From an optimization exercise on the open Yosys and OpenROAD flow, aimed at small area, a short achievable clock period and few clock cycles per item; shortcuts taken in it are not production practice.
In this exercise RTL edits were held to simulation tests only and were not proved equivalent to the original.

==> images/layer_met1.png <==
Scale bar: 50 µm. Supply wires on this layer in gray.
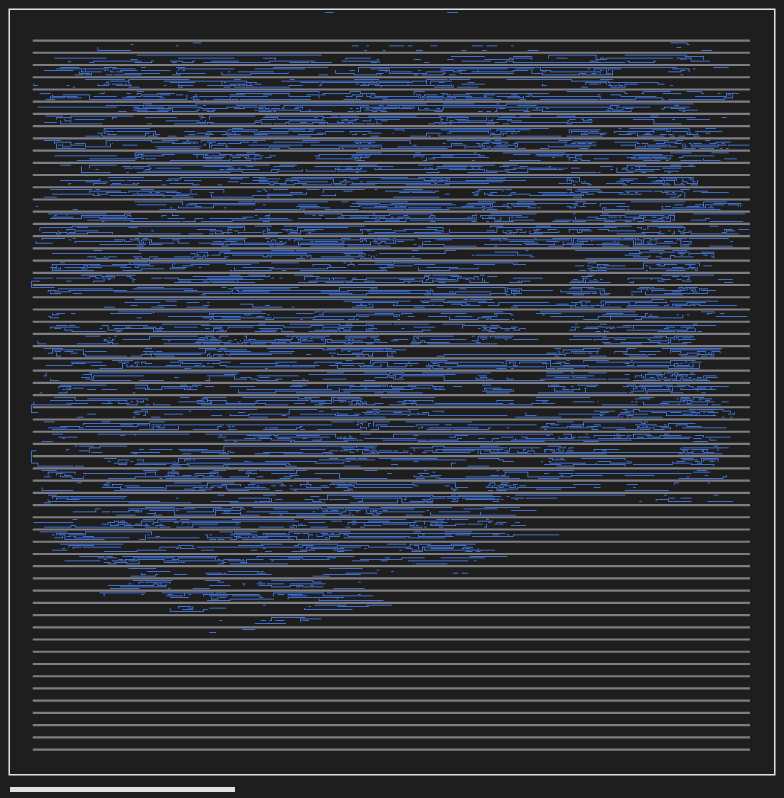
==> images/layer_met2.png <==
Scale bar: 50 µm.
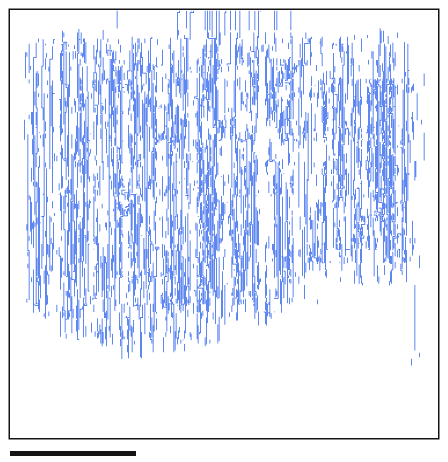
File: flow/run.sh
#!/bin/bash
# synth_recipe.tcl (not shown) runs the flow's synth.tcl, then flattens the netlist and writes it again
# the make line also repeats each setting of config.mk as NAME=value (left out here)
make -C /OpenROAD-flow-scripts/flow DESIGN_CONFIG=/design/flow/config.mk WORK_HOME=/design/flow/orfs CLKGATE_MAP_FILE= SYNTH_SCRIPT=/design/flow/synth_recipe.tcl finish
File: flow/config.mk
export PLATFORM = sky130hd
export DESIGN_NAME = CPU_factorial
export DESIGN_NICKNAME = CPU_factorial
export VERILOG_FILES = /design/flow/design.v
export SDC_FILE = /design/flow/constraint.sdc
export NUM_CORES = 4
export LEC_CHECK = 0
export CAP_MARGIN = 20
export CORE_AREA = 5 5 165 165
export DIE_AREA = 0 0 170 170
export SLEW_MARGIN = 20
File: flow/constraint.sdc
create_clock -name core_clock -period 5.5 [get_ports {clk}]
set_input_delay 1.1000 -clock core_clock [delete_from_list [all_inputs] [get_ports {clk}]]
set_output_delay 1.1000 -clock core_clock [all_outputs]
set_load 0.01 [all_outputs]
File: flow/design.v
`timescale 1ns / 1ps
module ALU(
    input [7:0] ALUinA,
    input [7:0] ALUinB,
    input [1:0] InsSel,
    output [7:0] ALUout,
    output CO,
    output Z
    );
    wire [7:0] w1,w2,w3,w4;
    wire addcout;
    wire shiftr0;
    wire [7:0] out;
    AND gate1(ALUinA,ALUinB,w1);
    XOR gate2(ALUinA,ALUinB,w2);
    ADD gate3(ALUinA,ALUinB,addcout,w3);
    Circular_Left_Shift gate4(ALUinA,shiftr0,w4);
    MUX2 mux1(w1,w2,w3,w4,InsSel,ALUout);
    MUX2 mux2(8'd0,8'd0,addcout,shiftr0,InsSel,CO);
    Zero_Comparator gate5(ALUout,Z);
endmodule
module AND(
    input [7:0] a,
    input [7:0] b,  
    output [7:0] r   
    );
    assign r = a & b;
endmodule
module XOR(
    input [7:0] a,
    input [7:0] b,  
    output [7:0] r   
    );
    assign r = a ^ b;   
endmodule
module ADD(
    input [7:0] a,
    input [7:0] b,
    output cout,  
    output [7:0] r
    );
    wire [8:0]tmp;
    assign tmp = a + b;  
    assign r = tmp [7:0];  
    assign cout  = tmp [8];
endmodule
module Circular_Left_Shift(
    input [7:0] a, 
    output r0,
    output [7:0] r
    );
    assign r = {a[6:0], a[7]};
    assign r0 = r[0];
endmodule
module Zero_Comparator(
    input [7:0] a,
    output reg z   
    );
    always @(*)
    begin
        if(a == 0)
        begin
            z <= 1'b1;
        end
        else
        begin
            z <= 1'b0;
        end 
    end
endmodule
module MUX2(
    input [7:0] a,
    input [7:0] b,
    input [7:0] c,
    input [7:0] d,
    input [1:0] s,
    output reg [7:0] r
    );
    always @(*)
    begin
        if(s == 2'b00)
        begin
            r <= a;
        end
        else if(s == 2'b01)
        begin
            r <= b;
        end
        else if(s == 2'b10)
        begin
            r <= c;
        end
        else
        begin
            r <= d;
        end                 
    end
endmodule
`timescale 1ns / 1ps
module RB(
    input [7:0] InA,
    input [7:0] InB,
    input [7:0] CUconst,
    input [7:0] ALUout,
    input [2:0] InMuxAdd,
    input WE,
    input [3:0] RegAdd,
    output [7:0] Out,
    output [7:0] ALUinA,
    output [7:0] ALUinB,
    input [3:0] OutMuxAdd,
    input clk,
    input reset
    );
    wire [7:0] RegOut;
    wire [7:0] RegIn;
    wire [15:0] En;
    wire [7:0] Rout0;
    wire [7:0] Rout1;
    wire [7:0] Rout2;
    wire [7:0] Rout3;
    wire [7:0] Rout4;
    wire [7:0] Rout5;
    wire [7:0] Rout6;
    wire [7:0] Rout7;
    wire [7:0] Rout8;
    wire [7:0] Rout9;
    wire [7:0] Rout10;
    wire [7:0] Rout11;
    wire [7:0] Rout12;
    wire [7:0] Rout13;
    wire [7:0] Rout14;
    wire [7:0] Rout15;
    MUX3 mux1(InA,InB,CUconst,ALUout,RegOut,RegOut,RegOut,RegOut,InMuxAdd,RegIn);
    Decoder decoder1(RegAdd,WE,En);
    Register Register0(RegIn,En[0],clk,reset,Rout0);
    Register Register1(RegIn,En[1],clk,reset,Rout1);
    Register Register2(RegIn,En[2],clk,reset,Rout2);
    Register Register3(RegIn,En[3],clk,reset,Rout3);
    Register Register4(RegIn,En[4],clk,reset,Rout4);
    Register Register5(RegIn,En[5],clk,reset,Rout5);
    Register Register6(RegIn,En[6],clk,reset,Rout6);
    Register Register7(RegIn,En[7],clk,reset,Rout7);
    Register Register8(RegIn,En[8],clk,reset,Rout8);
    Register Register9(RegIn,En[9],clk,reset,Rout9);
    Register Register10(RegIn,En[10],clk,reset,Rout10);
    Register Register11(RegIn,En[11],clk,reset,Rout11);
    Register Register12(RegIn,En[12],clk,reset,Rout12);
    Register Register13(RegIn,En[13],clk,reset,Rout13);
    Register Register14(RegIn,En[14],clk,reset,Rout14);
    Register Register15(RegIn,En[15],clk,reset,Rout15);
    MUX4 mux2(Rout0,Rout1,Rout2,Rout3,Rout4,Rout5,Rout6,Rout7,Rout8,Rout9,Rout10,Rout11,Rout12,Rout13,Rout14,Rout15,OutMuxAdd,RegOut);
    assign Out = Rout0;
    assign ALUinA = Rout1;
    assign ALUinB = Rout2;
endmodule
module MUX3(
    input [7:0] i0,
    input [7:0] i1,
    input [7:0] i2,
    input [7:0] i3,
    input [7:0] i4,
    input [7:0] i5,
    input [7:0] i6,
    input [7:0] i7,
    input [2:0] s,
    output reg [7:0] r
    );
    always @(*)
    begin
        if(s == 3'b000)
        begin
            r <= i0;
        end
        else if(s == 3'b001)
        begin
            r <= i1;
        end
        else if(s == 3'b010)
        begin
            r <= i2;
        end
        else if(s == 3'b011)
        begin
            r <= i3;
        end 
        else if(s == 3'b100)
        begin
            r <= i4;
        end
        else if(s == 3'b101)
        begin
            r <= i5;
        end
        else if(s == 3'b110)
        begin
            r <= i6;
        end
        else
        begin
            r <= i7;
        end                 
    end
endmodule
module MUX4(
    input [7:0] i0,
    input [7:0] i1,
    input [7:0] i2,
    input [7:0] i3,
    input [7:0] i4,
    input [7:0] i5,
    input [7:0] i6,
    input [7:0] i7,
    input [7:0] i8,
    input [7:0] i9,
    input [7:0] i10,
    input [7:0] i11,
    input [7:0] i12,
    input [7:0] i13,
    input [7:0] i14,
    input [7:0] i15,
    input [3:0] s,
    output reg [7:0] r
    );
    always @(*)
    begin
        if(s == 4'b0000)
        begin
            r <= i0;
        end
        else if(s == 4'b0001)
        begin
            r <= i1;
        end
        else if(s == 4'b0010)
        begin
            r <= i2;
        end
        else if(s == 4'b0011)
        begin
            r <= i3;
        end 
        else if(s == 4'b0100)
        begin
            r <= i4;
        end
        else if(s == 4'b0101)
        begin
            r <= i5;
        end
        else if(s == 4'b0110)
        begin
            r <= i6;
        end
        else if(s == 4'b0111)
        begin
            r <= i7;
        end 
        else if(s == 4'b1000)
        begin
            r <= i8;
        end
        else if(s == 4'b1001)
        begin
            r <= i9;
        end
        else if(s == 4'b1010)
        begin
            r <= i10;
        end
        else if(s == 4'b1011)
        begin
            r <= i11;
        end 
        else if(s == 4'b1100)
        begin
            r <= i12;
        end
        else if(s == 4'b1101)
        begin
            r <= i13;
        end
        else if(s == 4'b1110)
        begin
            r <= i14;
        end
        else
        begin
            r <= i15;
        end                 
    end
endmodule
module Decoder(
    input [3:0] i,
    input WE,
    output reg [15:0] o
    );
    always @(*)
    begin
        if (WE ==0)
        begin
            o <= 16'b0;
        end 
        else
        begin
            if(i == 4'b0000)
            begin
                o <= 16'b0000000000000001;
            end
            else if(i == 4'b0001)
            begin
                o <= 16'b0000000000000010;
            end
            else if(i == 4'b0010)
            begin
                o <= 16'b0000000000000100;
            end
            else if(i == 4'b0011)
            begin
                o <= 16'b0000000000001000;
            end
            else if(i == 4'b0100)
            begin
                o <= 16'b0000000000010000;
            end
            else if(i == 4'b0101)
            begin
                o <= 16'b0000000000100000;
            end
            else if(i == 4'b0110)
            begin
                o <= 16'b0000000001000000;
            end
            else if(i == 4'b0111)
            begin
                o <= 16'b0000000010000000;
            end
            else if(i == 4'b1000)
            begin
                o <= 16'b0000000100000000;
            end
            else if(i == 4'b1001)
            begin
                o <= 16'b0000001000000000;
            end
            else if(i == 4'b1010)
            begin
                o <= 16'b0000010000000000;
            end 
            else if(i == 4'b1011)
            begin
                o <= 16'b0000100000000000;
            end
            else if(i == 4'b1100)
            begin
                o <= 16'b0001000000000000;
            end
            else if(i == 4'b1101)
            begin
                o <= 16'b0010000000000000;
            end
            else if(i == 4'b1110)
            begin
                o <= 16'b0100000000000000;
            end
            else
            begin
                o <= 16'b1000000000000000;
            end                                             
        end
    end
endmodule
module Register(
    input [7:0] Rin,
    input En,
    input clk,
    input reset,
    output [7:0] Rout
    );
    reg [7:0] temp;
    always @(posedge clk or posedge reset)
    begin
        if(reset)
        begin
            temp <= 8'b0;
        end
        else if(En)
        begin
            temp <= Rin;            
        end
    end
    assign Rout = temp;
endmodule
`timescale 1ns / 1ps
module CU(
    input clk,
    input reset,
    input Start,
    output reg Busy,
    output reg [1:0] InsSel,
    input CO,
    input Z,
    output reg WE,
    output reg [3:0] RegAdd,
    output reg [3:0] OutMuxAdd,
    output reg [2:0] InMuxAdd,
    output reg [7:0] CUconst
    );
    reg [5:0] current_state, state_next;
    localparam INIT = 5'd0,
        S1 = 5'd1,
        S2 = 5'd2,
        S3 = 5'd3,
        S4 = 5'd4,
        S5 = 5'd5,
        S6 = 5'd6,
        S7 = 5'd7,
        S8 = 5'd8,
        S9 = 5'd9,
        S10 = 5'd10,
        S11 = 5'd11,
        S12 = 5'd12,
        S13 = 5'd13,
        S14 = 5'd14,
        S15 = 5'd15,
        S16 = 5'd16,
        S17 = 5'd17,
        S18 = 5'd18,
        S19 = 5'd19,
        S20 = 5'd20,
        S21 = 5'd21,
        S22 = 5'd22,
        S23 = 5'd23,
        S24 = 5'd24;
    reg Busy_q;
    reg [1:0] InsSel_q;
    reg WE_q;
    reg [3:0] RegAdd_q;
    reg [3:0] OutMuxAdd_q;
    reg [2:0] InMuxAdd_q;
    reg [7:0] CUconst_q;
    always@(posedge clk, posedge reset)
    begin
        if(reset)
        begin
            Busy_q<=1'b0;
            InsSel_q<=2'd1;
            WE_q<=1'b1;
            RegAdd_q<=4'd2;
            OutMuxAdd_q<=4'd0;
            InMuxAdd_q<=3'd2;
            CUconst_q<=8'b1111_1111;
        end
        else
        begin
            Busy_q<=Busy;
            InsSel_q<=InsSel;
            WE_q<=WE;
            RegAdd_q<=RegAdd;
            OutMuxAdd_q<=OutMuxAdd;
            InMuxAdd_q<=InMuxAdd;
            CUconst_q<=CUconst;
        end
    end
    always@(posedge clk, posedge reset)
    begin
        if(reset)
            current_state<=INIT;
        else
            current_state<=state_next;
    end 
    always@(*)
    begin
        state_next<=current_state;
        Busy<=Busy_q;
        InsSel<=InsSel_q;
        WE<=WE_q;
        RegAdd<=RegAdd_q;
        OutMuxAdd<=OutMuxAdd_q;
        InMuxAdd<=InMuxAdd_q;
        CUconst<=CUconst_q;
        case(current_state)
            INIT: begin
                InMuxAdd<=3'd2;
                OutMuxAdd<=4'd0;
                RegAdd<=4'd2;  
                WE<=1;
                CUconst<=8'b1111_1111; 
                Busy<=0;
                InsSel<=2'd1;
                if(Start)
                    state_next<=S1; 
                else
                    state_next<=INIT;
            end
            S1:begin
                InMuxAdd<=3'd0;
                RegAdd<=4'd1;
                WE<=1;
                Busy<=1;
                state_next<=S2;
            end
            S2:begin
                OutMuxAdd<=4'd1;
                InMuxAdd<=3'd4;
                RegAdd<=4'd3;
                WE<=1;
                Busy<=1;
                InsSel<=2'd2;
                if(Z==0)                                         
                      state_next<=S3;
                else
                      state_next<=S24;                       
            end
            S3:begin
                InMuxAdd<=3'd3;
                RegAdd<=4'd1;
                WE<=1;
                Busy<=1;
                state_next<=S4;               
            end
            S4:begin
                if(Z==0)
                    state_next<=S5; 
                else                        
                    state_next<=S24;                                
            end
            S5:begin
                OutMuxAdd<=4'd1;
                InMuxAdd<=3'd4;
                RegAdd<=4'd4;
                WE<=1;
                Busy<=1;
                state_next<=S6;
            end
            S6:begin
                WE<=0;
                OutMuxAdd<=4'd3;                    
                InMuxAdd<=3'd4;
                RegAdd<=4'd1; 
                WE<=1;
                Busy<=1;
                state_next<=S7;
            end
            S7:begin                    
                OutMuxAdd<=4'd3;
                InMuxAdd<=3'd4;
                RegAdd<=4'd2;
                WE<=1;
                Busy<=1;
                InsSel<=2'd2;
                state_next<=S8;
            end   
            S8:begin                    
                InMuxAdd<=3'd3;
                RegAdd<=4'd15; 
                WE<=1;
                Busy<=1;                                                  
                state_next<=S9;
            end   
            S9:begin
                OutMuxAdd<=4'd4;
                InMuxAdd<=3'd4;
                RegAdd<=4'd1; 
                WE<=1;
                Busy<=1;              
                state_next<=S10;
            end 
            S10: begin
                InMuxAdd<=3'd2;
                RegAdd<=4'd2; 
                WE<=1;
                Busy<=1;
                InsSel<=2'd2;
                state_next<=S11;
            end 
            S11:begin
                if(Z==0)
                    state_next<=S12;         
                else
                    state_next<=S23;  
            end
            S12:begin
                InMuxAdd<=3'd3;
                RegAdd<=4'd4;  
                WE<=1;
                Busy<=1;                              
                state_next<=S13;
            end
            S13:begin
                OutMuxAdd<=4'd15;
                InMuxAdd<=3'd4;
                RegAdd<=4'd1;   
                WE<=1;
                Busy<=1;    
                state_next<=S14;
            end
            S14:begin                
                OutMuxAdd<=4'd3;
                InMuxAdd<=3'd4;
                RegAdd<=4'd2; 
                WE<=1;
                Busy<=1; 
                InsSel<=2'd2;             
                state_next<=S15;
            end  
            S15: begin
                InMuxAdd<=3'd3;
                RegAdd<=4'd15; 
                Busy<=1;
                WE<=1;
                InsSel<=2'd2;
                state_next<=S16;      
            end  
            S16: begin
                OutMuxAdd<=4'd4;
                InMuxAdd<=3'd4;
                RegAdd<=4'd1; 
                WE<=1;
                Busy<=1;                                                  
                state_next<=S17;
            end 
            S17:begin      
                InMuxAdd<=3'd2;
                RegAdd<=4'd2; 
                WE<=1;
                Busy<=1;
                InsSel<=2'd2;              
                state_next<=S18;
            end   
            S18:begin
                if(Z==1)
                    state_next<=S19;                 
                else
                    state_next<=S22;    
            end
            S19: begin
                OutMuxAdd<=4'd15;
                InMuxAdd<=3'd4;
                RegAdd<=4'd1; 
                WE<=1;
                Busy<=1;
                state_next<=S20;
            end     
            S20: begin   
                InMuxAdd<=3'd4;
                RegAdd<=4'd2; 
                WE<=1;
                Busy<=1;   
                InsSel<=2'd2; 
                state_next<=S21;
            end
            S21: begin  
                InMuxAdd<=3'd3;
                RegAdd<=4'd0;
                WE<=1;
                Busy<=1;
                state_next<=INIT; 
            end
            S22: begin
                CUconst <= 120;                               
                InMuxAdd<=3'd2;
                RegAdd<=4'd0; 
                WE<=1;
                Busy<=1;
                state_next<=INIT;      
            end
            S23: begin
                OutMuxAdd<=4'd15;
                InMuxAdd<=3'd4;
                RegAdd<=4'd0;                 
                WE<=1;          
                Busy<=1;                                                  
                state_next<=INIT;
            end 
            S24:begin
                OutMuxAdd<=4'd3;
                InMuxAdd<=3'd4; 
                RegAdd<=4'd0;
                WE<=1;
                Busy<=1;
                state_next<=INIT;
            end    
        endcase
    end         
endmodule
`timescale 1ns / 1ps
module CPU_factorial(
    input [7:0] InA,
    input [7:0] InB,
    input clk,
    input reset,
    input start,
    output busy,
    output [7:0] Out
    );
    wire [7:0] CUconst;
    wire [7:0] ALUout;
    wire [2:0] InMuxAdd;
    wire WE;
    wire [3:0] RegAdd;
    wire [7:0] ALUinA;
    wire [7:0] ALUinB;
    wire [3:0] OutMuxAdd;
    wire CO;
    wire Z;  
    wire [1:0] InsSel;  
    CU cu(clk,reset,start,busy,InsSel,CO,Z,WE,RegAdd,OutMuxAdd,InMuxAdd,CUconst);
    ALU alu(ALUinA,ALUinB,InsSel,ALUout,CO,Z);
    RB rb(InA,InB,CUconst,ALUout,InMuxAdd,WE,RegAdd,Out,ALUinA,ALUinB,OutMuxAdd,clk,reset);
endmodule
==> summary.txt <==
Status: finished clean
DR top layer: met5
Hold depth: 2
Max Clock Skew: 18.36 ps
Largest net degree at the start of global routing: 109
Netlist cell types: 103
Compound-cell area share of the yosys netlist: 25.92%
Met2 wire length: 14120 µm
Clock buffer depth: 2
Share of layout cells above drive strength 1: 20.67%
Initial core utilization: 39.62%
Finish-stage setup viols: 0
Commonest non-fill, non-tap cell in the layout: dfrtp_1
Post-synthesis mux area share: 12.30%
Row cnt: 58
Worst r2r src: cu.current_state[3]$_DFFE_PP0P_
Hold path startpoint: rb.Register6.temp[5]$_DFFE_PP0P_
Hold buffer count at cts: 0
CP Class: reg2reg
Synth top cells by count: 144 x dfrtp_1, 76 x nand2_1, 74 x nor2_1
Clock buf count: 19
Synthesized-area fraction occupied by adder cells: 1.204%
CP startpoint kind: flip-flop
Worst path arrival time: 4890 ps
Largest family of logic cells by synthesized area: compound AO/OA/AOI/OAI gates
Synth Warn #: 10
Most frequent cells in the layout: 142 x dfrtp_1, 76 x nand2_1, 74 x nor2_1
TritonRoute pass-1 iters: 6
Top cells by area, synth: dfrtp_1 36%, mux2_2 7.8%, mux2i_1 4.5%, dfstp_2 3.2%, nand2_1 2.9%
Critical Path RT: 5820 ps
Worst path slowest cell: dfrtp_1
Post-CTS setup repair buffer count: 0
CP endpoint: rb.Register12.temp[0]$_DFFE_PP0P_
Flops & latches, synth: 156
Tap cells: 330
CP top delay family: simple AND/OR/NAND/NOR gates
Mean area per synthesized cell: 9.677 µm²
Bufs w/o clock: 75
Core Footprint: 25180 µm²
Biggest Area Class: multi-input combinational cells
Crit path max fanout: 29
WL/cell: 22.83 µm
Worst slew pin tran: 1020 ps
Mapped Nets: 1059
Reg2reg path depth: 10
Non-clock buffer area fraction after layout: 5.732%
Simple-gate area share of the yosys netlist: 15.79%
Grt peak-use layer: met2
Placed Cells: 1367
Global-route wire length before repair: 49820 µm
Sequential cell area share: 34.95%
Post-Synthesis Cells: 1031
Area Overhead vs Synth: 12.45%
Num CTS Buffers: 17
Worst Setup SP: cu.current_state[3]$_DFFE_PP0P_
Testbench counts, summed over its fixed seeds: cycles 31,575, items 2,400.
Notes on layer_met1.png above:
nets with wire on the layer: 1024
wire length on this layer: 14800 µm
share of all routed wire: 46%
main direction: horizontal
routed wire length: 31940 µm
M1 GR Usage: 31.43%

Notes on layer_met2.png above:
share of all routed wire: 44%
main direction: vertical
longest straight run: 83.5 µm
wire length on this layer: 14100 µm
nets with wire on the layer: 898
via count: 8760
met2 track demand over resource: 33.01%

[afterwards: timing with drivers on the ports]
The flow's constraints put no driver on any port. The routed layout listed below was extracted and timed again, unchanged, in two steps.
Step 1 sets driving cells, clkbuf_16 on the clock port and buf_2 on the other inputs (assumed; they add their load-dependent delay and slew).
Step 2 moves the port delays by t, midway between the first and last clock arrival at a register: inputs arrive t later, outputs are due t later. That takes back most of the time a late clock gives input paths.
Slacks: no drivers / after step 1 / after step 2; pairs: no drivers / after step 1.
t (ns): 0.481
setup slack, ns: 0.931 / 0.931 / 0.931
hold WS [ns]: 0.491 / 0.491 / 0.491
worst setup path at the end: register to register
worst slew at a driven data input, ns: 0.04
After both steps setup and hold are still met in this run. For this run, drivers alone change the setup slack by 0.000 ns; drivers and shift together by 0.000 ns.
